This design comes from an exercise in tuning for small area, a short achievable clock period and few clock cycles per item on the open sky130 flow, not from production work.
RTL that was checked went through simulation tests only; none was proved equivalent to the original.
Some runs may be left out. An edit can pass the tests and still lose a function that they never use.
For run 4, only the layout was checked, not whether the RTL still works.

==> design.v <==
module delaychain
#(
  parameter C_DATA_WIDTH = 32,
  parameter C_LENGTH = 1
)
(
  input                      clock,
  input  [C_DATA_WIDTH-1: 0] in,
  output [C_DATA_WIDTH-1: 0] out
);
integer i;
reg [C_DATA_WIDTH-1: 0] r_delay [C_LENGTH-1: 0];
generate
if (C_LENGTH == 0)
  assign out = in;
else if (C_LENGTH == 1)
begin
  always @(posedge clock)
    r_delay[0] <= in;
  assign out = r_delay[0];
end
else
begin
  always @(posedge clock)
  begin
    for (i = C_LENGTH-1; i >0; i = i - 1)
      r_delay[i] <= r_delay[i-1];
    r_delay[0] <= in;
  end
  assign out = r_delay[C_LENGTH-1];
end
endgenerate
endmodule
module sdp_ram
#(
  parameter C_DATA_WIDTH = 32,
  parameter C_DEPTH = 4,
  parameter C_IN_DELAY = 0,
  parameter C_OUT_DELAY = 1,
  parameter C_RAM_STYLE = 0
)
(
  input                       clock,
  input [$clog2(C_DEPTH)-1:0] raddr,
  input                       ren,
  output [C_DATA_WIDTH-1: 0]  rdata,
  output                      rdata_vld,
  input [$clog2(C_DEPTH)-1:0] waddr,
  input                       wen,
  input [C_DATA_WIDTH-1: 0]   wdata
);
reg [$clog2(C_DEPTH)-1: 0] r_idx;
wire [C_DATA_WIDTH-1: 0] w_wdata;
wire                     w_wen;
wire [$clog2(C_DEPTH)-1: 0] w_raddr;
wire [$clog2(C_DEPTH)-1: 0] w_waddr;
wire [C_DATA_WIDTH-1: 0] w_rdata;
delaychain
#(
  .C_DATA_WIDTH($clog2(C_DEPTH)),
  .C_LENGTH(C_IN_DELAY)
) waddr_dly (
  .clock(clock),
  .in(waddr),
  .out(w_waddr)
);
delaychain
#(
  .C_DATA_WIDTH(C_DATA_WIDTH),
  .C_LENGTH(C_IN_DELAY)
) wdata_dly (
  .clock(clock),
  .in(wdata),
  .out(w_wdata)
);
delaychain
#(
  .C_DATA_WIDTH(1),
  .C_LENGTH(C_IN_DELAY)
) wen_dly (
  .clock(clock),
  .in(wen),
  .out(w_wen)
);
generate
if (C_RAM_STYLE == 1)
begin : bram_mem
  (* ram_style = "block" *) reg [C_DATA_WIDTH-1: 0] m_ram [C_DEPTH-1:0];
  always @(posedge clock)
  begin
    if (w_wen)
      m_ram[w_waddr] <= w_wdata;
  end
  assign w_rdata = m_ram[w_raddr];
end
else if (C_RAM_STYLE == 2)
begin : dist_mem
  (* ram_style = "distributed" *) reg [C_DATA_WIDTH-1: 0] m_ram [C_DEPTH-1:0];
  always @(posedge clock)
  begin
    if (w_wen)
      m_ram[w_waddr] <= w_wdata;
  end
  assign w_rdata = m_ram[w_raddr];
end
else
begin : auto_mem
  reg [C_DATA_WIDTH-1: 0] m_ram [C_DEPTH-1:0];
  always @(posedge clock)
  begin
    if (w_wen)
      m_ram[w_waddr] <= w_wdata;
  end
  assign w_rdata = m_ram[w_raddr];
end
endgenerate
delaychain
#(
  .C_DATA_WIDTH($clog2(C_DEPTH)),
  .C_LENGTH(C_IN_DELAY)
) raddr_dly (
  .clock(clock),
  .in(raddr),
  .out(w_raddr)
);
delaychain
#(
  .C_DATA_WIDTH(C_DATA_WIDTH),
  .C_LENGTH(C_OUT_DELAY)
) rdata_dly (
  .clock(clock),
  .in(w_rdata),
  .out(rdata)
);
delaychain
#(
  .C_DATA_WIDTH(1),
  .C_LENGTH(C_IN_DELAY+C_OUT_DELAY)
) ren_dly (
  .clock(clock),
  .in(ren),
  .out(rdata_vld)
);
endmodule
module gemm_mac
#(
  parameter C_DATA_WIDTH = 32,
  parameter C_DELAY = 0
)
(
  input clock,
  input [C_DATA_WIDTH-1: 0] A,
  input [C_DATA_WIDTH-1: 0] B,
  input [C_DATA_WIDTH-1: 0] Cin,
  input in_valid,
  output [C_DATA_WIDTH-1: 0] Cout,
  output out_valid
);
reg [C_DATA_WIDTH-1: 0] r_AB;
reg [C_DATA_WIDTH-1: 0] r_Cin;
reg [C_DATA_WIDTH-1: 0] r_Cout;
delaychain
#(
  .C_DATA_WIDTH(1),
  .C_LENGTH(C_DELAY)
) vld_dly (
  .clock(clock),
  .in(in_valid),
  .out(out_valid)
);
generate
if (C_DELAY == 0)
begin
  assign Cout = A*B + Cin;
end
else if (C_DELAY == 1)
begin
  always @(posedge clock)
  begin
    r_AB <= A*B;
    r_Cin <= Cin;
  end
  assign Cout = r_AB + r_Cin;
end
else if (C_DELAY == 2)
begin
  always @(posedge clock)
  begin
    r_AB <= A*B;
    r_Cin <= Cin;
    r_Cout <= r_AB + r_Cin;
  end
  assign Cout = r_Cout;
end
endgenerate
endmodule
module gemm_ctrl_alt
#(
  parameter C_DATA_WIDTH = 32,
  parameter C_DIM = 4,
  parameter C_LAST_PE = 0,
  parameter C_BRAM_DELAY = 1,
  parameter C_MAC_DELAY = 1
)
(
  input                       clock,
  input                       i_reset,
  output                      o_reset,
  input [C_DATA_WIDTH-1: 0]   Ain_data,
  input [C_DATA_WIDTH-1: 0]   Bin_data,
  input                       Ain_valid,
  input                       Bin_valid,
  output [C_DATA_WIDTH-1: 0]  Aout_data,
  output [C_DATA_WIDTH-1: 0]  Bout_data,
  output                      Aout_valid,
  output                      Bout_valid,
  input                       i_rd_output,
  output                      o_rd_output,
  output                      mac_in_valid,
  output [C_DATA_WIDTH-1: 0]  mac_Ain,
  output [C_DATA_WIDTH-1: 0]  mac_Bin,
  output [C_DATA_WIDTH-1: 0]  mac_Cin,
  input [C_DATA_WIDTH-1: 0]   mac_Cout,
  input                       mac_out_valid,
  output [$clog2(C_DIM)-1:0]    ram_raddr,
  output                        ram_ren,
  input  [C_DATA_WIDTH-1: 0]    ram_rdata,
  input                         ram_rdata_vld,
  output [$clog2(C_DIM)-1:0]    ram_waddr,
  output                        ram_wen,
  output [C_DATA_WIDTH-1: 0]    ram_wdata
);
reg [C_DATA_WIDTH-1: 0] r_Ain_data;
reg [C_DATA_WIDTH-1: 0] r_Bin_data;
reg                     r_Ain_valid;
reg                     r_Bin_valid;
reg                     r_reset;
reg                     r_rd_output;
reg                     r_first_valid;
reg                     B_sav_idx;       
reg [C_DATA_WIDTH-1: 0] B_saved [1:0];
reg [$clog2(C_DIM): 0]  r_bvalid_cnt;
reg                     B_wrk_idx;       
reg [$clog2(2*C_DIM*C_DIM + C_DIM): 0] r_valid_cnt;  
reg [$clog2(C_DIM*C_DIM): 0] r_comp_cnt;   
wire [C_DATA_WIDTH-1: 0]  dly_Ain_data;
wire [C_DATA_WIDTH-1: 0]  dly_Bin_data;
wire                      dly_in_valid;
wire [C_DATA_WIDTH-1: 0]  w_mac_out;
wire                      w_mac_out_vld;
localparam WR_RESET = 2'b00,
           WR_COMPUTE = 2'b01,
           WR_CLEAR = 2'b10;
reg [1: 0] c_wr_state;
reg [1: 0] r_wr_state;
reg                       c_wen;
reg [C_DATA_WIDTH-1: 0]   c_wdata;
reg [$clog2(C_DIM)-1: 0]  r_write_addr;
localparam RD_PRELOAD = 2'b00,
           RD_COMPUTE = 2'b01,
           RD_WAIT = 2'b10,
           RD_OUTPUT = 2'b11;
reg [1: 0] c_rd_state;
reg [1: 0] r_rd_state;
reg c_ren;
reg [$clog2(C_DIM)-1: 0]  r_read_addr;
reg [$clog2(C_DIM)-1: 0]  r_rdata_vld;
wire [C_DATA_WIDTH-1: 0]  w_rdata;
assign ram_raddr = r_read_addr;
assign ram_ren = c_ren;
assign w_rdata = ram_rdata;
assign w_rdata_vld = ram_rdata_vld;
assign ram_waddr = r_write_addr;
assign ram_wen = c_wen;
assign ram_wdata = c_wdata;
always @(posedge clock)
begin
  if (r_reset)
    r_write_addr <= 'd0;
  else if (c_wen)
  begin
    if (r_write_addr == C_DIM-1)
      r_write_addr <= 'd0;
    else
      r_write_addr <= r_write_addr + 'd1;
  end
end
always @(*)
begin
  c_wen = 1'b0;
  c_wdata = 'd0;
  case (r_wr_state)
    WR_RESET:
    begin
      c_wen = 1'b1;
      c_wdata = 'd0;
    end
    WR_COMPUTE:
    begin
      c_wen = w_mac_out_vld;
      c_wdata = w_mac_out;
    end
    WR_CLEAR:
    begin
      c_wen = c_ren;
      c_wdata = 'd0;
    end
  endcase
end
always @(posedge clock)
begin
  if (r_reset)  r_wr_state <= WR_RESET;
  else          r_wr_state <= c_wr_state;
end
always @(*)
begin
  c_wr_state = WR_COMPUTE;
  case (r_wr_state)
    WR_RESET:
      c_wr_state = (r_write_addr == C_DIM-1) ? WR_COMPUTE : WR_RESET;
    WR_COMPUTE:
      c_wr_state = (r_comp_cnt == C_DIM*C_DIM-1) ? WR_CLEAR : WR_COMPUTE;
    WR_CLEAR:
      c_wr_state = (r_read_addr == C_DIM-1) ? WR_COMPUTE : WR_CLEAR;
  endcase
end
always @(posedge clock)
begin
  if (r_reset | o_rd_output)
    r_comp_cnt <= 'd0;
  else if (w_mac_out_vld && r_wr_state == WR_COMPUTE)
    r_comp_cnt <= r_comp_cnt + 'd1;
end
always @(posedge clock)
begin
  if (r_reset | o_rd_output)
    r_valid_cnt <= 'd0;
  else if ((r_rd_state != RD_WAIT && r_Ain_valid == 1'b1) || 
           (r_rd_state == RD_WAIT && r_comp_cnt == C_DIM*C_DIM))
    r_valid_cnt <= r_valid_cnt + 'd1;
end
always @(posedge clock)
begin
  if (r_rd_state != RD_OUTPUT)
    r_rdata_vld <= 'd0;
  else if (w_rdata_vld)
    r_rdata_vld <= r_rdata_vld + 'd1;
end
always @(posedge clock)
begin
  if (r_reset | o_rd_output)
  begin
    r_read_addr <= 'd0;
    B_wrk_idx <= 1'b0;
  end
  else if (c_ren)
  begin
    if (r_read_addr == C_DIM-1)
    begin
      r_read_addr <= 'd0;
      B_wrk_idx <= ~B_wrk_idx;
    end
    else
      r_read_addr <= r_read_addr + 'd1;
  end
end
always @(*)
begin
  c_ren = 1'b0;
  case (r_rd_state)
    RD_COMPUTE:
    begin
      c_ren = r_Ain_valid;
    end
    RD_OUTPUT:
      c_ren = 1'b1;
  endcase
end
always @(posedge clock)
begin
  if (r_reset)  r_rd_state <= RD_PRELOAD;
  else          r_rd_state <= c_rd_state;
end
always @(*)
begin
  c_rd_state = RD_PRELOAD;
  case (r_rd_state)
    RD_PRELOAD:
      c_rd_state = (r_valid_cnt == C_DIM-1) ? RD_COMPUTE : RD_PRELOAD;
    RD_COMPUTE:
      c_rd_state = (r_valid_cnt == C_DIM*(C_DIM+1)-1) ? RD_WAIT : RD_COMPUTE;
    RD_WAIT:
      c_rd_state = (r_comp_cnt == C_DIM*C_DIM &&
                    r_rd_output == 1'b1)
                    ? RD_OUTPUT : RD_WAIT;
    RD_OUTPUT:  
      c_rd_state = (r_rdata_vld == C_DIM-1) ? RD_PRELOAD : RD_OUTPUT;
  endcase
end
delaychain
#(
  .C_DATA_WIDTH(C_DATA_WIDTH),
  .C_LENGTH(C_BRAM_DELAY)
) ain_dly (
  .clock(clock),
  .in(r_Ain_data),
  .out(dly_Ain_data)
);
delaychain
#(
  .C_DATA_WIDTH(C_DATA_WIDTH),
  .C_LENGTH(C_BRAM_DELAY)
) bin_dly (
  .clock(clock),
  .in(B_saved[B_wrk_idx]),
  .out(dly_Bin_data)
);
delaychain
#(
  .C_DATA_WIDTH(1),
  .C_LENGTH(C_BRAM_DELAY)
) in_valid_dly (
  .clock(clock),
  .in(r_Ain_valid == 1'b1 & r_rd_state == RD_COMPUTE),
  .out(dly_in_valid)
);
assign mac_in_valid = dly_in_valid;
assign mac_Ain = dly_Ain_data;
assign mac_Bin = dly_Bin_data;
assign mac_Cin = w_rdata;
assign w_mac_out = mac_Cout;
assign w_mac_out_vld = mac_out_valid;
always @(posedge clock)
begin
  r_Ain_data <= Ain_data;
  r_Ain_valid <= Ain_valid;
  r_Bin_data <= Bin_data;
  r_Bin_valid <= Bin_valid;
  r_reset <= i_reset;
  r_rd_output <= i_rd_output;
end
assign o_reset = r_reset;
assign Bout_data = r_Bin_data;
assign o_rd_output = (r_rd_state == RD_OUTPUT &&
                      r_rdata_vld == C_DIM-1) ? 1'b1 : 1'b0;
generate
if (C_LAST_PE == 1)
  assign Aout_valid = (r_rd_state == RD_OUTPUT ? w_rdata_vld | r_Ain_valid
                      : (r_rd_state == RD_WAIT ? r_Ain_valid : 1'b0));
else
  assign Aout_valid = (r_rd_state == RD_OUTPUT ? w_rdata_vld | r_Ain_valid : r_Ain_valid);
endgenerate
assign Aout_data = (r_rd_state == RD_OUTPUT && w_rdata_vld ? 
                    w_rdata : r_Ain_data);
assign Bout_valid = r_Bin_valid & ~r_first_valid;
always @(posedge clock)
begin
  if (r_reset | o_rd_output)
  begin
    r_bvalid_cnt <= 0;
    r_first_valid <= 1'b1;
    B_sav_idx  <= 0;
  end
  else
  begin
    if (r_Bin_valid)
    begin
      if (r_first_valid)
      begin
        r_first_valid <= 1'b0;
      end
      if (r_bvalid_cnt == 'd0)
      begin
        B_saved[B_sav_idx] <= r_Bin_data;
        B_sav_idx <= ~B_sav_idx;
        r_bvalid_cnt <= C_DIM-1;
      end
      else
        r_bvalid_cnt <= r_bvalid_cnt - 'd1;
    end
  end
end
endmodule
module gemm_pe
#(
  parameter C_DATA_WIDTH = 32,
  parameter C_DIM = 4,
  parameter C_LAST_PE = 0,
  parameter C_RAM_IN_DELAY = 1,
  parameter C_RAM_OUT_DELAY = 1,
  parameter C_MAC_DELAY = 1,
  parameter C_RAM_STYLE = 1
)
(
  input                       clock,
  input                       i_reset,
  output                      o_reset,
  input [C_DATA_WIDTH-1: 0]   Ain_data,
  input [C_DATA_WIDTH-1: 0]   Bin_data,
  input                       Ain_valid,
  input                       Bin_valid,
  output [C_DATA_WIDTH-1: 0]  Aout_data,
  output [C_DATA_WIDTH-1: 0]  Bout_data,
  output                      Aout_valid,
  output                      Bout_valid,
  input                       i_rd_output,
  output                      o_rd_output
);
wire                        mac_in_valid;
wire [C_DATA_WIDTH-1: 0]    mac_Ain;
wire [C_DATA_WIDTH-1: 0]    mac_Bin;
wire [C_DATA_WIDTH-1: 0]    mac_Cin;
wire [C_DATA_WIDTH-1: 0]    mac_Cout;
wire                        mac_out_valid;
wire [$clog2(C_DIM)-1:0]    ram_raddr;
wire                        ram_ren;
wire [C_DATA_WIDTH-1: 0]    ram_rdata;
wire                        ram_rdata_vld;
wire [$clog2(C_DIM)-1:0]    ram_waddr;
wire                        ram_wen;
wire [C_DATA_WIDTH-1: 0]    ram_wdata;
gemm_ctrl_alt
#(
  .C_DATA_WIDTH(C_DATA_WIDTH),
  .C_DIM(C_DIM),
  .C_LAST_PE(C_LAST_PE),
  .C_BRAM_DELAY(C_RAM_IN_DELAY+C_RAM_OUT_DELAY),
  .C_MAC_DELAY(C_MAC_DELAY)
) ctrl_i (
  .clock(clock),
  .i_reset(i_reset),
  .o_reset(o_reset),
  .Ain_data(Ain_data),
  .Bin_data(Bin_data),
  .Ain_valid(Ain_valid),
  .Bin_valid(Bin_valid),
  .Aout_data(Aout_data),
  .Bout_data(Bout_data),
  .Aout_valid(Aout_valid),
  .Bout_valid(Bout_valid),
  .i_rd_output(i_rd_output),
  .o_rd_output(o_rd_output),
  .mac_in_valid(mac_in_valid),
  .mac_Ain(mac_Ain),
  .mac_Bin(mac_Bin),
  .mac_Cin(mac_Cin),
  .mac_Cout(mac_Cout),
  .mac_out_valid(mac_out_valid),
  .ram_raddr(ram_raddr),
  .ram_ren(ram_ren),
  .ram_rdata(ram_rdata),
  .ram_rdata_vld(ram_rdata_vld),
  .ram_waddr(ram_waddr),
  .ram_wen(ram_wen),
  .ram_wdata(ram_wdata)
);
gemm_mac
#(
  .C_DATA_WIDTH(C_DATA_WIDTH),
  .C_DELAY(C_MAC_DELAY)
) mac_i
(
  .clock(clock),
  .A(mac_Ain),
  .B(mac_Bin),
  .Cin(mac_Cin),
  .Cout(mac_Cout),
  .in_valid(mac_in_valid),
  .out_valid(mac_out_valid)
);
sdp_ram
#(
  .C_DATA_WIDTH(C_DATA_WIDTH),
  .C_DEPTH(C_DIM),
  .C_IN_DELAY(C_RAM_IN_DELAY),
  .C_OUT_DELAY(C_RAM_OUT_DELAY),
  .C_RAM_STYLE(C_RAM_STYLE)
) ram_i
(
  .clock(clock),
  .raddr(ram_raddr),
  .ren(ram_ren),
  .rdata(ram_rdata),
  .rdata_vld(ram_rdata_vld),
  .waddr(ram_waddr),
  .wen(ram_wen),
  .wdata(ram_wdata)
);
endmodule
module gemm_array
#(
  parameter C_DATA_WIDTH = 32,
  parameter C_DIM = 4,
  parameter C_NUM_PE = 4,
  parameter C_RAM_IN_DELAY = 1,
  parameter C_RAM_OUT_DELAY = 1,
  parameter C_MAC_DELAY = 1,
  parameter C_RAM_STYLE = 1
)
(
  input                       clock,
  input                       i_reset,
  input [C_DATA_WIDTH-1: 0]   Ain_data,
  input [C_DATA_WIDTH-1: 0]   Bin_data,
  input                       Ain_valid,
  input                       Bin_valid,
  output [C_DATA_WIDTH-1: 0]  Aout_data,
  output [C_DATA_WIDTH-1: 0]  Bout_data,
  output                      Aout_valid,
  output                      Bout_valid,
  input                       i_rd_output,
  output                      o_rd_output
);
genvar i;
wire [C_DATA_WIDTH-1: 0] reset [C_NUM_PE: 0];
wire [C_DATA_WIDTH-1: 0] A_data [C_NUM_PE: 0];
wire [C_DATA_WIDTH-1: 0] B_data [C_NUM_PE: 0];
wire [C_DATA_WIDTH-1: 0] A_valid [C_NUM_PE: 0];
wire [C_DATA_WIDTH-1: 0] B_valid [C_NUM_PE: 0];
wire [C_DATA_WIDTH-1: 0] rd_output [C_NUM_PE: 0];
assign reset[0] = i_reset;
assign A_data[0] = Ain_data; 
assign B_data[0] = Bin_data; 
assign A_valid[0] = Ain_valid; 
assign B_valid[0] = Bin_valid; 
assign rd_output[0] = i_rd_output;
assign Aout_data = A_data[C_NUM_PE];
assign Bout_data = B_data[C_NUM_PE];
assign Aout_valid = A_valid[C_NUM_PE];
assign Bout_valid = B_valid[C_NUM_PE];
assign o_rd_output = rd_output[C_NUM_PE];
generate
for (i = 0; i < C_NUM_PE; i = i + 1)
begin : n_1_gemm_pes
  gemm_pe #(
    .C_DATA_WIDTH(C_DATA_WIDTH),
    .C_DIM(C_DIM),
    .C_LAST_PE(i == C_NUM_PE-1 ? 1 : 0),
    .C_RAM_IN_DELAY(C_RAM_IN_DELAY),
    .C_RAM_OUT_DELAY(C_RAM_IN_DELAY),
    .C_MAC_DELAY(C_RAM_IN_DELAY),
    .C_RAM_STYLE(C_RAM_IN_DELAY)
  ) n1pe (
    .clock(clock),
    .i_reset(reset[i]),
    .o_reset(reset[i+1]),
    .Ain_data(A_data[i]),
    .Bin_data(B_data[i]),
    .Ain_valid(A_valid[i]),
    .Bin_valid(B_valid[i]),
    .Aout_data(A_data[i+1]),
    .Bout_data(B_data[i+1]),
    .Aout_valid(A_valid[i+1]),
    .Bout_valid(B_valid[i+1]),
    .i_rd_output(rd_output[i]),
    .o_rd_output(rd_output[i+1])
  );
end
endgenerate
endmodule
==> run.sh <==
#!/bin/bash
# synth_recipe.tcl (not shown) runs the flow's synth.tcl, then flattens the netlist and writes it again
# the make line also repeats each setting of config.mk as NAME=value (left out here)
make -C /OpenROAD-flow-scripts/flow DESIGN_CONFIG=/design/flow/config.mk WORK_HOME=/design/flow/orfs CLKGATE_MAP_FILE= SYNTH_SCRIPT=/design/flow/synth_recipe.tcl finish
==> config.mk <==
export PLATFORM = sky130hd
export DESIGN_NAME = gemm_array
export DESIGN_NICKNAME = gemm_array
export VERILOG_FILES = /design/flow/design.v
export SDC_FILE = /design/flow/constraint.sdc
export NUM_CORES = 4
export LEC_CHECK = 0
export CAP_MARGIN = 20
export CORE_MARGIN = 2
export CORE_UTILIZATION = 45
export SLEW_MARGIN = 20
==> constraint.sdc <==
create_clock -name core_clock -period 8.5 [get_ports {clock}]
set_input_delay 1.7000 -clock core_clock [delete_from_list [all_inputs] [get_ports {clock}]]
set_output_delay 1.7000 -clock core_clock [all_outputs]
set_load 0.01 [all_outputs]
==> run_1/port_trees.png <==
(1 px per µm)
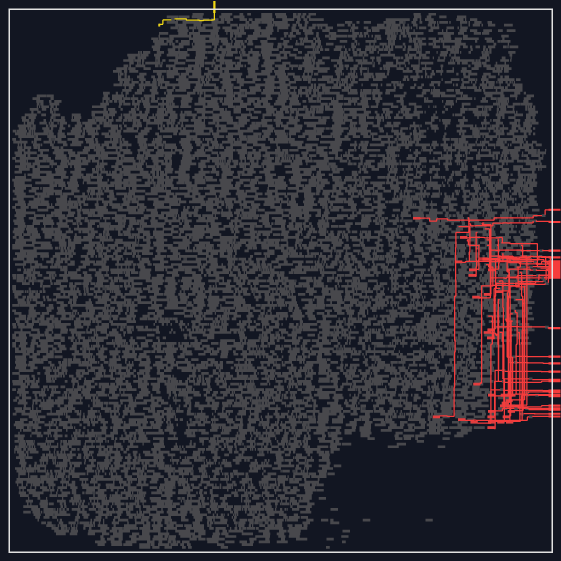
Red stands for Bout_data, direction output, edge right, end cells 32, buffers 32, wire 4890 µm. Yellow stands for Aout_valid, direction output, edge top, end cells 1, buffers 1, wire 68.4 µm.
io pins: 136
PortBufs: 135

==> run_1/m2.png <==
(1 px per µm)
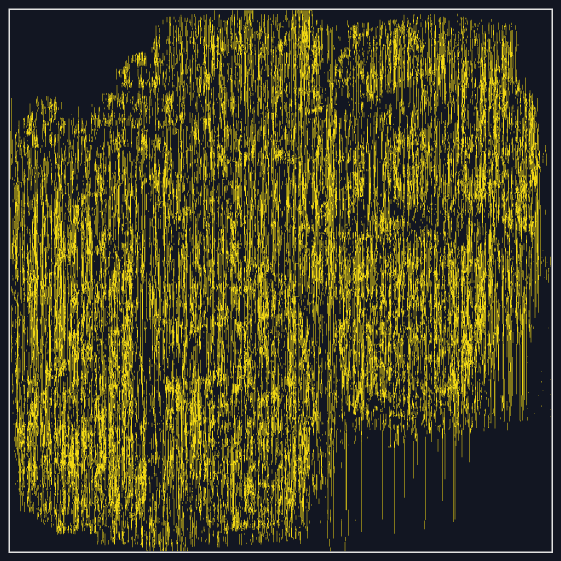
The layer carries 162 mm of wire. The longest straight run is 160 µm. 11697 nets have wire on it.
via count: 77.4k
DRT Wirelength: 340000 µm
met2 Usage GRT: 39.1%

==> results_dict.tcl, run 1 <==
set metrics [dict create \
    outcome "no timing/DRC/antenna violations" \
    syn-num-nets 13430 \
    synth.most_common_cell "inv_1" \
    clock_skew_ns 0.121 \
    mostFrequentLayoutCells "inv_1, fa_1, dfxtp_1" \
    dp_cells 14703 \
    via_per_inst 5.11 \
    sh_seq_area_pct 36.2 \
    multi_input_gates 6758 \
    postRouteAntennaNets 0 \
    synth_xor_area_share_pct 3.20 \
    avgSynthCellArea_um2 11.7 \
    slowest_delay_ns 0.97 \
    synth_common_cells "inv_1, fa_1, dfxtp_1" \
    initial_core_util_pct 45.2 \
    dp_slack_ns 0.961 \
    area_growth_syn_to_layout_pct 10.7 \
    n_antenna_cell 10 \
    cts_tree "done" \
    hold_depth 0 \
    endpoint "n_1_gemm_pes[1].n1pe.mac_i.r_AB[31]" \
    cp.required_ns 9.26 \
    cp_num_buf_inv 4 \
    final.signal_buffer_count 287 \
    rr_startpoint "n_1_gemm_pes[1].n1pe.ctrl_i.bin_dly.r_delay[1][6]" \
    root_buffer "clkbuf_16" \
    cts_sinks 2216 \
    crit_start "n_1_gemm_pes[1].n1pe.ctrl_i.bin_dly.r_delay[1][6]" \
    core_area_um2 288000 \
    syn_area_um2 130000 \
    rsz0062_at_grt "no" \
    clkTransAtPathRegs_ns 0.06 \
    maxCapViolCount 0 \
    grtUsageMet1_pct 33.1 \
    yosysWarnings 19 \
    grt_pass1_wl_um 525000 \
    post_dp_cell_area_um2 136000 \
    tightest_slew_ns 1.14 \
    synth_fa_ha_area_share_pct 31.5 \
    drc_errors 0 \
    dieWidth_um 541 \
    clock_path_buffers 4 \
    synthFlopType "dfxtp_1" \
    fin_area_um2 144000 \
    wl_met1_um 152000 \
    r2r_setup_slack_ns 0.99 \
    row_count 197 \
    synth_edf_count 768 \
    dr.first_iter.drc_count 4905 \
    async_flop_share_pct 0 \
    regArea_um2 52100 \
    numCtsBuffers 231 \
    crit_chain "and2_1, fa_1, fa_1, fa_1, inv_1, fa_1, inv_1, fa_1, inv_1, fa_1, inv_1, fa_1, fa_1, ha_1, a21o_1, a221oi_1, nor2_1, a21oi_1, o31ai_1, o41ai_1, o21a_1, xnor2_1" \
    clk_latency_ns 0.94 \
    hp-class "register to register" \
    cts.repair.resized 0 \
    multi_input_area_um2 70200 \
    inv_count 1662 \
    grt_overflow_total 0 \
    postLayoutCoreUtil_pct 50.0 \
    crit_path_end_kind "register" \
    largest-register "n_1_gemm_pes.n1pe.ram_i.bram_mem.m_ram" \
    grt.met3_usage_pct 3.14 \
    hold_viol 0 \
    crit_slowest_cell "dfxtp_1" \
    cts.htree.levels 4 \
    hold_path_startpoint "n_1_gemm_pes[3].n1pe.ctrl_i.bin_dly.r_delay[0][26]" \
    die_h_um 541 \
    clock.fmax_mhz 133 \
    synth_top_area_share_pct 25.2 \
    multi_input_area_share_pct 48.8 \
    muxShareOfSynthArea_pct 4.62 \
]
Testbench counts for the RTL of run 1, summed over its fixed seeds: cycles 13,056, matrices 256.
==> run_1/route_heat.png <==
The die is cut into 27 by 27 equal tiles; dark blue is low, red is high, scaled to the fullest tile. Values are wire area over tile area, all layers added.
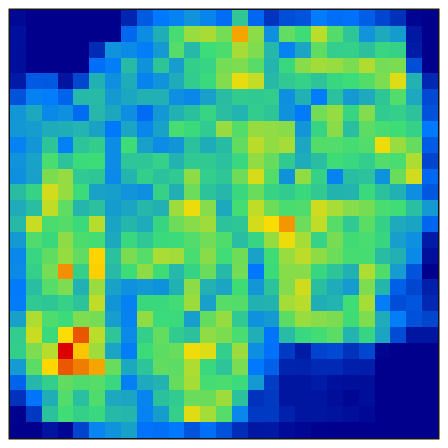
The fullest tile reaches 0.47. 31% of the tiles are over half the peak. 8.5% of the tiles are nearly empty.
WL per Instance: 22.5 µm
gr usage total: 23.8%

==> run_1/congestion_map.png <==
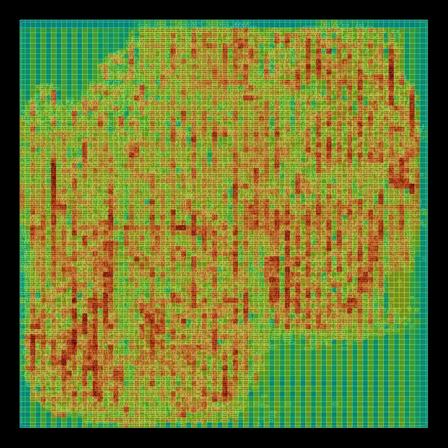

==> run 2: too many edits to list; what changed since run 1 <==
design.v: 660 -> 1894 lines; modules unchanged: 0
  gemm_mac: edited, 52 -> 1716 lines
  gemm_array: edited, 71 -> 178 lines
  removed: delaychain, sdp_ram, gemm_ctrl_alt, gemm_pe
==> module gemm_array as of run 2 <==
module gemm_array
#(
  parameter C_DATA_WIDTH = 32,
  parameter C_DIM = 4,
  parameter C_NUM_PE = 4,
  parameter C_RAM_IN_DELAY = 1,
  parameter C_RAM_OUT_DELAY = 1,
  parameter C_MAC_DELAY = 1,
  parameter C_RAM_STYLE = 1
)
(
  input                       clock,
  input                       i_reset,
  input [C_DATA_WIDTH-1: 0]   Ain_data,
  input [C_DATA_WIDTH-1: 0]   Bin_data,
  input                       Ain_valid,
  input                       Bin_valid,
  output [C_DATA_WIDTH-1: 0]  Aout_data,
  output [C_DATA_WIDTH-1: 0]  Bout_data,
  output                      Aout_valid,
  output                      Bout_valid,
  input                       i_rd_output,
  output                      o_rd_output
);
genvar j;
reg        r_reset;
reg        r_vld;        
reg        r_bvld;       
reg        r_rd;
reg [31:0] b1, b2, b3, b4;    
reg        bp2, bp3, bp4;     
reg [31:0] r_a;
reg [31:0] r_a3;
always @(posedge clock)
begin
  r_a  <= Ain_data;
  r_a3 <= Ain_data + {Ain_data[30:0], 1'b0};
end
always @(posedge clock)
begin
  r_reset <= i_reset;
  r_vld   <= Ain_valid;
  r_bvld  <= Bin_valid;
  r_rd    <= i_rd_output;
  b1 <= Bin_data;
  b2 <= b1;
  b3 <= b2;
  b4 <= b3;
end
reg [4:0] tcnt;
always @(posedge clock)
begin
  if (r_reset)
    tcnt <= 5'd0;
  else if (r_vld)
    tcnt <= (tcnt == 5'd19) ? 5'd0 : tcnt + 5'd1;
end
always @(posedge clock)
begin
  if (r_reset)
  begin
    bp2 <= 1'b0;
    bp3 <= 1'b0;
    bp4 <= 1'b0;
  end
  else
  begin
    bp2 <= r_bvld & (tcnt >= 5'd4);
    bp3 <= bp2;
    bp4 <= bp3;
  end
end
assign Bout_data  = b4;
assign Bout_valid = bp4;
wire b_load = r_vld & (tcnt[1:0] == 2'd3);
wire b_zero = r_reset | (r_vld & (tcnt == 5'd19));
wire [31:0] b_tap [0:3];
assign b_tap[0] = b4;
assign b_tap[1] = b3;
assign b_tap[2] = b2;
assign b_tap[3] = b1;
wire acc_clr = r_vld & (tcnt >= 5'd3) & (tcnt <= 5'd6);
wire [31:0] col_r1 [0:3];
generate
for (j = 0; j < 4; j = j + 1)
begin : col
  wire [33:0] bx = {b_tap[j][31], b_tap[j], 1'b0};
  reg  [10:0] d_neg, d_m1, d_m2, d_m3, d_m4;
  genvar r;
  for (r = 0; r < 11; r = r + 1)
  begin : benc
    wire [2:0] y = bx[3*r +: 3] ^ {3{bx[3*r+3]}};
    always @(posedge clock)
    begin
      if (b_zero)
      begin
        d_neg[r] <= 1'b0;
        d_m1[r]  <= 1'b0;
        d_m2[r]  <= 1'b0;
        d_m3[r]  <= 1'b0;
        d_m4[r]  <= 1'b0;
      end
      else if (b_load)
      begin
        d_neg[r] <= bx[3*r+3];
        d_m1[r]  <= ~y[2] & (y[1] ^ y[0]);
        d_m2[r]  <= (~y[2] & y[1] & y[0]) | (y[2] & ~y[1] & ~y[0]);
        d_m3[r]  <= y[2] & (y[1] ^ y[0]);
        d_m4[r]  <= y[2] & y[1] & y[0];
      end
    end
  end
  gemm_mac mac (
    .clock(clock),
    .neg(d_neg),
    .m1(d_m1),
    .m2(d_m2),
    .m3(d_m3),
    .m4(d_m4),
    .a(r_a),
    .a3(r_a3),
    .clr(acc_clr),
    .r1(col_r1[j])
  );
end
endgenerate
reg [1:0]  ph;
reg        ready;       
reg        active;      
reg        rd_ok;       
reg [3:0]  on;          
reg [31:0] r_out;
reg        r_out_vld;
reg        r_out_last;
wire deliver = ready & rd_ok & (ph == on[1:0]);
always @(posedge clock)
begin
  ph <= (r_vld && tcnt == 5'd0) ? 2'd3 : ph + 2'd1;
  r_out <= col_r1[on[3:2]];
end
always @(posedge clock)
begin
  if (r_reset)
  begin
    ready <= 1'b0;
    active <= 1'b0;
    rd_ok <= 1'b0;
    on <= 4'd0;
    r_out_vld <= 1'b0;
    r_out_last <= 1'b0;
  end
  else
  begin
    r_out_vld <= deliver;
    r_out_last <= deliver & (on == 4'd15);
    if (deliver)
      on <= on + 4'd1;
    if (deliver && on == 4'd15)
    begin
      ready <= 1'b0;
      active <= 1'b0;
      rd_ok <= 1'b0;
    end
    else
    begin
      if (r_vld && tcnt == 5'd17)
        ready <= 1'b1;
      if (r_vld)
        active <= 1'b1;
      if (r_rd && (active || r_vld))
        rd_ok <= 1'b1;
    end
  end
end
assign Aout_data   = r_out;
assign Aout_valid  = r_out_vld;
assign o_rd_output = r_out_last;
endmodule
==> flow/run.sh (new file) <==
#!/bin/bash
set -euo pipefail
bash standard.sh SETUP_SLACK_MARGIN=5.6 finish > make_standard.log 2>&1
==> standard.sh (new file) <==
#!/bin/bash
# synth_recipe.tcl (not shown) runs the flow's synth.tcl, then flattens the netlist and writes it again
# the make line also repeats each setting of config.mk as NAME=value (left out here)
make -C /OpenROAD-flow-scripts/flow DESIGN_CONFIG=/design/flow/config.mk WORK_HOME=/design/flow/orfs CLKGATE_MAP_FILE= SYNTH_SCRIPT=/design/flow/synth_recipe.tcl "${@:-finish}"
removed: run.sh
==> run_2/congestion_map.png <==
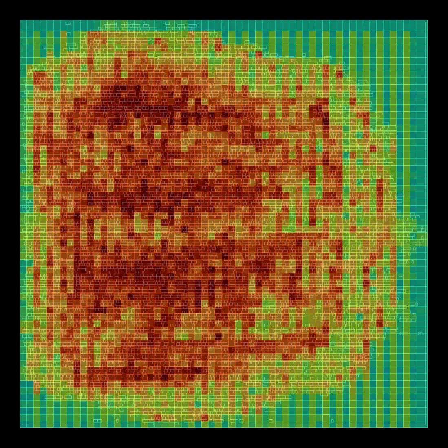
busiest grt layer: met2
gr usage total: 33.8%
met1 GRT Util: 42.8%
met2 Usage GRT: 47.0%

==> run_2/m2.png <==
(1 px per µm)
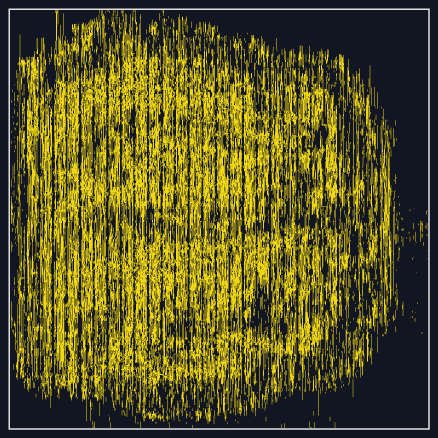
The layer carries 126 mm of wire. 6784 nets have wire on it.
via count: 64.6k
DRT Wirelength: 318000 µm

==> run_2/port_trees.png <==
(1 px per µm)
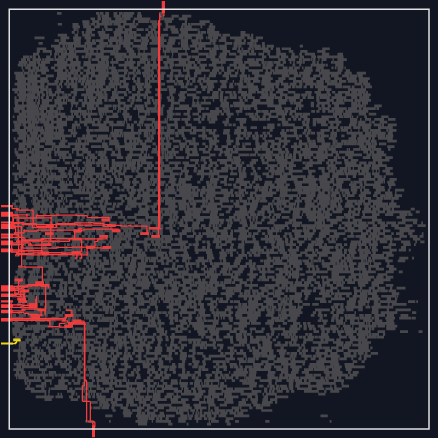
Yellow stands for Aout_valid, direction output, edge left, end cells 1, buffers 1, wire 13.0 µm. Red stands for Bout_data, direction output, edge 28 left, 2 top, 2 bottom, end cells 32, buffers 32, wire 2820 µm.

==> run 2 against run 1 <==
  * Setup slack improved by 3.8 ns
  * Final area fell by 36%
  * Worst hold slack improved by 0.051 ns
  * Maximum frequency rose by 100%
  * Die area fell by 40%
  * Highest routed layer unchanged
  * Critical path type unchanged
  * Critical endpoint is now col[1].mac.r1[29]
  * Still clean on timing, DRC and antenna
  * Largest cell class unchanged
==> results_dict.tcl, run 2 <==
set metrics [dict create \
    inv_count 293 \
    crit_chain "fa_1, fa_1, ha_4, a21o_1, a211o_1, a31oi_4, o31a_1, o31a_1, o221a_4, o21ai_4, or4_1, nand4_1" \
    sh_seq_area_pct 29.3 \
    cp.depth 12 \
    die_h_um 418 \
    initial_core_util_pct 45.1 \
    dieWidth_um 418 \
    grt.met3_usage_pct 12.1 \
    yosysSeqAreaShare_pct 34.4 \
    row_count 152 \
    setup_viol 0 \
    clock.fmax_mhz 269 \
    area_growth_syn_to_layout_pct 19.6 \
    crit_slowest_cell "fa_1" \
    final.signal_buffer_count 543 \
    multi_input_area_share_pct 54.0 \
    hold_depth 0 \
    yosys.area_share.simple_pct 7.09 \
    grt_max_degree 220 \
    cts.repair.resized 920 \
    maxSlewHeadroom_pct 21.4 \
    antenna_found_initial 9 \
    outcome "no timing/DRC/antenna violations" \
    postRouteAntennaNets 0 \
    via_per_inst 6.65 \
    regArea_um2 27100 \
    dp_slack_ns 3.71 \
    cts.htree.levels 4 \
    drc_errors 0 \
    synth_edf_count 0 \
    synth_top_area_share_pct 34.4 \
    slowest_delay_ns 0.57 \
    avgSynthCellArea_um2 10.3 \
    routedWlPerCell_um 32.7 \
    crit_start "col[1].mac.cut[25]" \
    n_clock_buffer 203 \
    clk_latency_ns 0.86 \
    synthDistinctLibCells 78 \
    muxShareOfSynthArea_pct 1.30 \
    postLayoutCoreUtil_pct 54.0 \
    grt_pass1_wl_um 434000 \
    tightest_slew_ns 1.17 \
    rr_startpoint "col[1].mac.cut[25]" \
    synth_fa_ha_area_share_pct 19.3 \
    synth.most_common_cell "dfxtp_1" \
    rsz0062_at_grt "yes" \
    slew_violations 0 \
    n_antenna_cell 21 \
    yosysWarnings 2 \
    post_dp_cell_area_um2 80100 \
    synthFlopType "dfxtp_1" \
    layout_commonest_cell "dfxtp_1" \
    synth_xor_area_share_pct 12.0 \
    hp-class "register to register" \
    grt_overflow_total 0 \
    r2r_setup_slack_ns 4.78 \
    endpoint "col[1].mac.r1[29]" \
    mostFrequentLayoutCells "dfxtp_1, xnor2_1, a22o_1" \
    cts_sinks 1326 \
    synth_common_cells "dfxtp_1, xnor2_1, clkbuf_1" \
    wl_met1_um 117000 \
    clkTransAtPathRegs_ns 0.06 \
    syn-num-nets 8392 \
    r2r_end "col[1].mac.r1[29]" \
    core_area_um2 171000 \
    maxCapViolCount 0 \
    syn_area_um2 77200 \
    post_cts_buffers 152 \
    dr_wl_met3_um 42800 \
    dr.first_iter.drc_count 9176 \
    n_sequential_cell 1326 \
    clock_skew_ns 0.0738 \
    setup_tns_ns 0 \
    largest-register "col.mac.cut" \
    hold_viol 0 \
    cp.required_ns 9.29 \
    dieArea_um2 175000 \
    cp_num_buf_inv 0 \
    multi_input_gates 5034 \
    drive_gt1_share_pct 19.9 \
    crit_type "register to register" \
    gp_congestion 0.959 \
    cts_tree "done" \
    async_flop_share_pct 0 \
    first_pass_iters 11 \
    wl_met2_um 126000 \
    hold_path_startpoint "col[1].mac.r3[2]" \
    clock_path_buffers 3 \
    reg2reg_depth 12 \
    fin_area_um2 92300 \
    numCtsBuffers 149 \
    ioPinCount 136 \
    io_buffers 135 \
    crit_path_end_kind "register" \
    dp_cells 9127 \
    root_buffer "clkbuf_16" \
    multi_input_area_um2 49800 \
]
Testbench counts for the RTL of run 2, summed over its fixed seeds: cycles 8,960, matrices 256.
==> run_2/route_heat.png <==
(1 px per µm) The die is cut into 21 by 21 equal tiles; dark blue is low, red is high, scaled to the fullest tile. Values are wire area over tile area, all layers added.
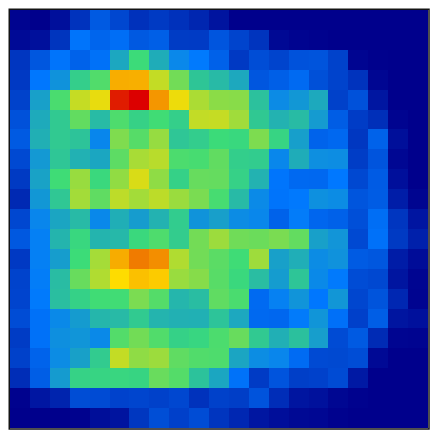

==> run 2 -> run 3 <==
==> run.sh (new file) <==
#!/bin/bash
# synth_recipe.tcl (not shown) runs the flow's synth.tcl, then flattens the netlist and writes it again
# the make line also repeats each setting of config.mk as NAME=value (left out here)
make -C /OpenROAD-flow-scripts/flow DESIGN_CONFIG=/design/flow/config.mk WORK_HOME=/design/flow/orfs CLKGATE_MAP_FILE= SYNTH_SCRIPT=/design/flow/synth_recipe.tcl finish
--- a/config.mk
+++ b/config.mk
@@ -9,3 +9,4 @@
 export CORE_MARGIN = 2
 export CORE_UTILIZATION = 45
+export SETUP_SLACK_MARGIN = 5
 export SLEW_MARGIN = 20
removed: flow/run.sh
removed: standard.sh
==> run_3/route_heat.png <==
(1 px per µm) The die is cut into 21 by 21 equal tiles; dark blue is low, red is high, scaled to the fullest tile. Values are wire area over tile area, all layers added.
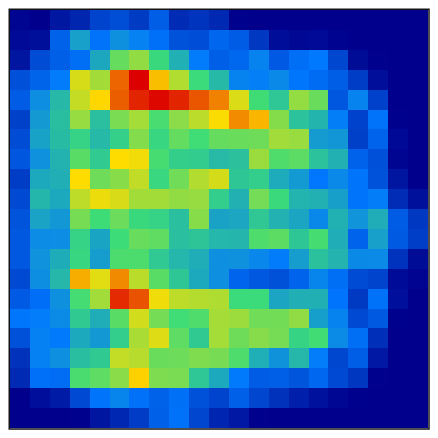
14% of the tiles are nearly empty. The fullest tile reaches 0.86. 26% of the tiles are over half the peak. The mean over all tiles is 0.28.
DRT Wirelength: 280000 µm
gr usage total: 31.1%
WL per Instance: 29.5 µm
via count: 61.7k

==> run_3/m2.png <==
(1 px per µm)
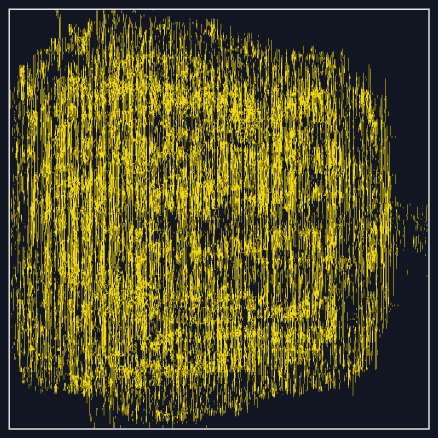
The longest straight run is 108 µm. The layer holds 41% of the routed length.
met2 Usage GRT: 44.0%

==> run_3/port_trees.png <==
(1 px per µm)
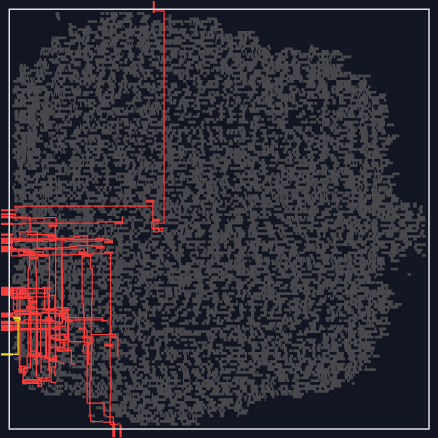
Yellow stands for Aout_valid, direction output, edge left, end cells 1, buffers 1, wire 48.0 µm. Red stands for Bout_data, direction output, edge 28 left, 3 bottom, 1 top, end cells 32, buffers 32, wire 5100 µm.

==> run 3 against run 2 <==
  * Utilization decreased by 3.3 points
  * Final cell count shrank 2.4%
  * Sequential cell count unchanged
  * Final area decreased by 6.1%
  * First-iteration DRC count decreased by 16%
  * Critical path depth stayed put
  * Non-clock buffer count decreased by 227
  * Critical endpoint unchanged
  * Largest cell class unchanged
==> results_dict.tcl, run 3 <==
set metrics [dict create \
    outcome "no timing/DRC/antenna violations" \
    inv_count 293 \
    dp_cells 9130 \
    n_clock_buffer 205 \
    multi_input_area_um2 47700 \
    hold_viol 0 \
    dieWidth_um 418 \
    largest-register "col.mac.cut" \
    cts_sinks 1326 \
    synth_fa_ha_area_share_pct 19.3 \
    sh_seq_area_pct 30.9 \
    cp_num_buf_inv 0 \
    crit_slowest_cell "fa_1" \
    maxSlewHeadroom_pct 14.9 \
    io_buffers 135 \
    grt.met3_usage_pct 9.55 \
    setup_viol 0 \
    n_sequential_cell 1326 \
    grtUsageMet1_pct 41.0 \
    postRouteAntennaNets 0 \
    dr_wl_met3_um 33900 \
    wl_met1_um 111000 \
    n_antenna_cell 11 \
    area_growth_syn_to_layout_pct 12.3 \
    hold_path_startpoint "col[2].mac.r3[5]" \
    tightest_slew_ns 1.28 \
    wl_met2_um 115000 \
    die_h_um 418 \
    r2r_setup_slack_ns 4.82 \
    synth_common_cells "dfxtp_1, xnor2_1, clkbuf_1" \
    muxShareOfSynthArea_pct 1.30 \
    async_flop_share_pct 0 \
    multi_input_gates 5031 \
    numCtsBuffers 151 \
    clock.fmax_mhz 272 \
    rsz0062_at_grt "yes" \
    yosysWarnings 2 \
    cts.htree.levels 4 \
    synth_edf_count 0 \
    grt_overflow_total 0 \
    post_cts_buffers 44 \
    synth.most_common_cell "dfxtp_1" \
    fin_area_um2 86700 \
    core_area_um2 171000 \
    synth_xor_area_share_pct 12.0 \
    syn_area_um2 77200 \
    regArea_um2 26800 \
    busiest_layer "met2" \
    dr.first_iter.drc_count 7706 \
    yosys.area_share.simple_pct 7.09 \
    clock_path_buffers 3 \
    drc_errors 0 \
    row_count 152 \
    dieArea_um2 175000 \
    first_pass_iters 7 \
    final.signal_buffer_count 316 \
    postLayoutCoreUtil_pct 50.7 \
    layout_commonest_cell "dfxtp_1" \
    yosysSeqAreaShare_pct 34.4 \
    endpoint "col[1].mac.r1[29]" \
]
==> run_3/congestion_map.png <==
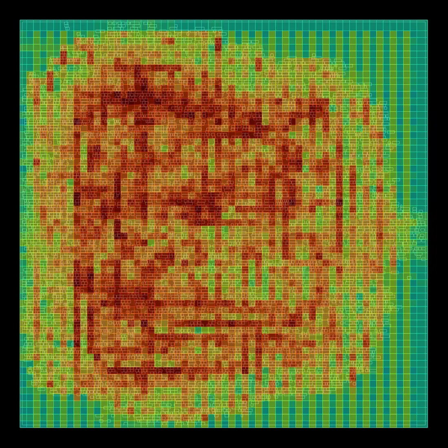

--- run 4: outline of the changes from run 3 ---
design.v: 1894 -> 1423 lines; modules unchanged: 0
  gemm_mac: edited, 1716 -> 1246 lines
  gemm_array: edited, 178 -> 177 lines
==> module gemm_array as of run 4 <==
module gemm_array
#(
  parameter C_DATA_WIDTH = 32,
  parameter C_DIM = 4,
  parameter C_NUM_PE = 4,
  parameter C_RAM_IN_DELAY = 1,
  parameter C_RAM_OUT_DELAY = 1,
  parameter C_MAC_DELAY = 1,
  parameter C_RAM_STYLE = 1
)
(
  input                       clock,
  input                       i_reset,
  input [C_DATA_WIDTH-1: 0]   Ain_data,
  input [C_DATA_WIDTH-1: 0]   Bin_data,
  input                       Ain_valid,
  input                       Bin_valid,
  output [C_DATA_WIDTH-1: 0]  Aout_data,
  output [C_DATA_WIDTH-1: 0]  Bout_data,
  output                      Aout_valid,
  output                      Bout_valid,
  input                       i_rd_output,
  output                      o_rd_output
);
genvar j;
reg        r_reset;
reg        r_vld;        
reg        r_bvld;       
reg        r_rd;
reg [31:0] b1, b2, b3, b4;    
reg        bp2, bp3, bp4;     
wire [33:0] ax = {Ain_data[31], Ain_data, 1'b0};
reg  [10:0] a_neg, a_m1, a_m2, a_m3, a_m4;
genvar r;
generate
for (r = 0; r < 11; r = r + 1)
begin : aenc
  wire [2:0] y = ax[3*r +: 3] ^ {3{ax[3*r+3]}};
  always @(posedge clock)
  begin
    a_neg[r] <= ax[3*r+3];
    a_m1[r]  <= ~y[2] & (y[1] ^ y[0]);
    a_m2[r]  <= (~y[2] & y[1] & y[0]) | (y[2] & ~y[1] & ~y[0]);
    a_m3[r]  <= y[2] & (y[1] ^ y[0]);
    a_m4[r]  <= y[2] & y[1] & y[0];
  end
end
endgenerate
always @(posedge clock)
begin
  r_reset <= i_reset;
  r_vld   <= Ain_valid;
  r_bvld  <= Bin_valid;
  r_rd    <= i_rd_output;
  b1 <= Bin_data;
  b2 <= b1;
  b3 <= b2;
  b4 <= b3;
end
reg [4:0] tcnt;
always @(posedge clock)
begin
  if (r_reset)
    tcnt <= 5'd0;
  else if (r_vld)
    tcnt <= (tcnt == 5'd19) ? 5'd0 : tcnt + 5'd1;
end
always @(posedge clock)
begin
  if (r_reset)
  begin
    bp2 <= 1'b0;
    bp3 <= 1'b0;
    bp4 <= 1'b0;
  end
  else
  begin
    bp2 <= r_bvld & (tcnt >= 5'd4);
    bp3 <= bp2;
    bp4 <= bp3;
  end
end
assign Bout_data  = b4;
assign Bout_valid = bp4;
wire b_load = r_vld & (tcnt[1:0] == 2'd3);
wire b_zero = r_reset | (r_vld & (tcnt == 5'd19));
wire [31:0] b_tap [0:3];
assign b_tap[0] = b4;
assign b_tap[1] = b3;
assign b_tap[2] = b2;
assign b_tap[3] = b1;
wire acc_clr = r_vld & (tcnt >= 5'd3) & (tcnt <= 5'd6);
wire [31:0] col_r1 [0:3];
generate
for (j = 0; j < 4; j = j + 1)
begin : col
  reg [31:0] bj;
  reg [31:0] b3j;
  always @(posedge clock)
  begin
    if (b_zero)
    begin
      bj  <= 32'd0;
      b3j <= 32'd0;
    end
    else if (b_load)
    begin
      bj  <= b_tap[j];
      b3j <= b_tap[j] + {b_tap[j][30:0], 1'b0};
    end
  end
  gemm_mac mac (
    .clock(clock),
    .neg(a_neg),
    .m1(a_m1),
    .m2(a_m2),
    .m3(a_m3),
    .m4(a_m4),
    .b(bj),
    .b3(b3j),
    .clr(acc_clr),
    .r1(col_r1[j])
  );
end
endgenerate
reg [1:0]  ph;
reg        ready;       
reg        active;      
reg        rd_ok;       
reg [3:0]  on;          
reg [31:0] r_out;
reg        r_out_vld;
reg        r_out_last;
wire deliver = ready & rd_ok & (ph == on[1:0]);
always @(posedge clock)
begin
  ph <= (r_vld && tcnt == 5'd0) ? 2'd3 : ph + 2'd1;
  r_out <= col_r1[on[3:2]];
end
always @(posedge clock)
begin
  if (r_reset)
  begin
    ready <= 1'b0;
    active <= 1'b0;
    rd_ok <= 1'b0;
    on <= 4'd0;
    r_out_vld <= 1'b0;
    r_out_last <= 1'b0;
  end
  else
  begin
    r_out_vld <= deliver;
    r_out_last <= deliver & (on == 4'd15);
    if (deliver)
      on <= on + 4'd1;
    if (deliver && on == 4'd15)
    begin
      ready <= 1'b0;
      active <= 1'b0;
      rd_ok <= 1'b0;
    end
    else
    begin
      if (r_vld && tcnt == 5'd17)
        ready <= 1'b1;
      if (r_vld)
        active <= 1'b1;
      if (r_rd && (active || r_vld))
        rd_ok <= 1'b1;
    end
  end
end
assign Aout_data   = r_out;
assign Aout_valid  = r_out_vld;
assign o_rd_output = r_out_last;
endmodule
--- a/config.mk
+++ b/config.mk
@@ -6,7 +6,8 @@
 export NUM_CORES = 4
 export LEC_CHECK = 0
+export ABC_CLOCK_PERIOD_IN_PS = 2500
 export CAP_MARGIN = 20
 export CORE_MARGIN = 2
-export CORE_UTILIZATION = 45
+export CORE_UTILIZATION = 50
 export SETUP_SLACK_MARGIN = 5
 export SLEW_MARGIN = 20
==> run_4/congestion_map.png <==
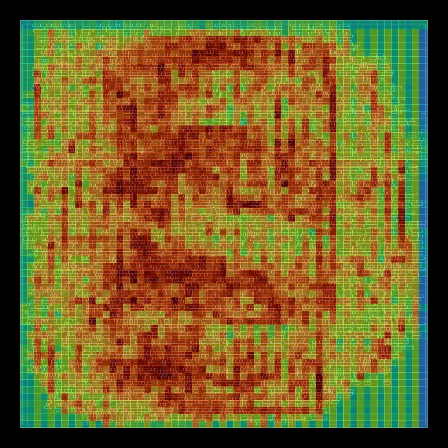
gr usage total: 36.6%
met3 usage: 12.9%
met1 GRT Util: 48.6%
fin util: 56.6%
WL per Instance: 30.3 µm

==> run_4/m2.png <==
(1 px per µm)
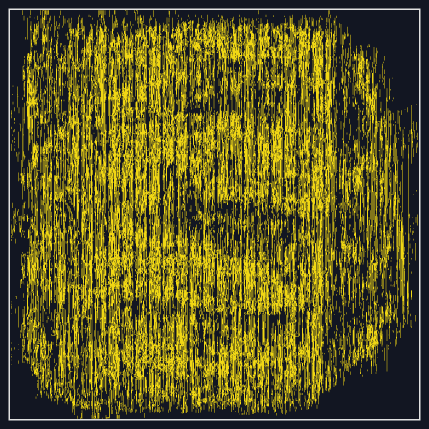
The layer carries 127 mm of wire. The longest straight run is 164 µm. The layer holds 40% of the routed length. 7241 nets have wire on it.
via count: 67.9k
DRT Wirelength: 316000 µm
met2 Usage GRT: 51.6%

==> run_4/port_trees.png <==
(1 px per µm)
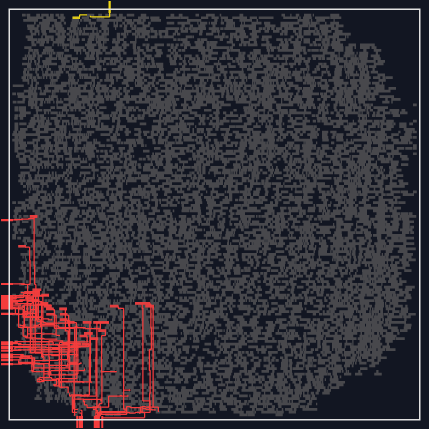
Yellow stands for Aout_valid, direction output, edge top, end cells 1, buffers 1, wire 36.4 µm. Red stands for Bout_data, direction output, edge 23 left, 9 bottom, end cells 32, buffers 32, wire 4320 µm.

==> run 4 against run 3 <==
  * Still clean on timing, DRC and antenna
  * Non-clock buffer count is 25 higher
  * Via count increased by 10%
  * Sequential share of layout area shrank 1.4 points
  * Clock skew shrank 0.025 ns
  * Register-to-register slack worse by 0.08 ns
  * First-iteration DRC count rose by 21%
==> results_dict.tcl, run 4 <==
set metrics [dict create \
    numCtsBuffers 152 \
    clock_skew_ns 0.0272 \
    dieWidth_um 409 \
    n_sequential_cell 1347 \
    avgSynthCellArea_um2 9.75 \
    clk_latency_ns 0.83 \
    multi_input_gates 5415 \
    n_clock_buffer 213 \
    dr_wl_met3_um 40600 \
    busiest_layer "met2" \
    yosysSeqAreaShare_pct 32.9 \
    drc_errors 0 \
    muxShareOfSynthArea_pct 1.21 \
    mostFrequentLayoutCells "dfxtp_1, inv_1, xnor2_1" \
    grt_overflow_total 0 \
    cp_num_buf_inv 2 \
    hp-class "register to register" \
    hold_path_startpoint "col[0].mac.r3[4]" \
    tightest_slew_ns 1.21 \
    yosysWarnings 2 \
    hold_depth 0 \
    dp_cells 10052 \
    hold_viol 0 \
    ioPinCount 136 \
    synth.most_common_cell "dfxtp_1" \
    initial_core_util_pct 50.4 \
    dr.first_iter.drc_count 9286 \
    regArea_um2 27200 \
    row_count 148 \
    cts_tree "done" \
    post_dp_cell_area_um2 84300 \
    syn-num-nets 9416 \
    drive_gt1_share_pct 9.62 \
    grt_pass1_wl_um 454000 \
    antenna_found_initial 13 \
    gp_congestion 0.973 \
    layout_commonest_cell "dfxtp_1" \
    outcome "no timing/DRC/antenna violations" \
    clock_path_buffers 3 \
    post_cts_buffers 54 \
]

==> separate check: timing with driven ports <==
The results above use ideal ports. As a check the final layouts listed here were re-extracted and re-timed, cells and wires unchanged.
Step 1, drivers: a clkbuf_16 drives clock and a buf_2 each remaining input, both assumed.
Step 2 moves the port delays by t, midway between the first and last clock arrival at a register: inputs arrive t later, outputs are due t later. That takes back most of the time a late clock gives input paths.
Slacks: ideal / step 1 / step 2; pairs: ideal / step 1.
run	shift t [ns]	setup slack, ns	clock arrival spread, ns	worst slew at a driven data input, ns	pins driven straight from the clock port
run 1	0.980	0.987 / 0.987 / 0.987	0.125 / 0.124	0.06	1
run 2	0.911	4.782 / 4.782 / 4.471	0.076 / 0.076	0.06	1
run 3	0.905	4.820 / 4.820 / 4.248	0.057 / 0.057	0.06	1
run 4	0.891	4.736 / 4.736 / 4.736	0.029 / 0.029	0.04	1
After both steps setup and hold are still met in every run listed. For run 3, which loses most, drivers alone change the setup slack by 0.000 ns; drivers and shift together by -0.572 ns.
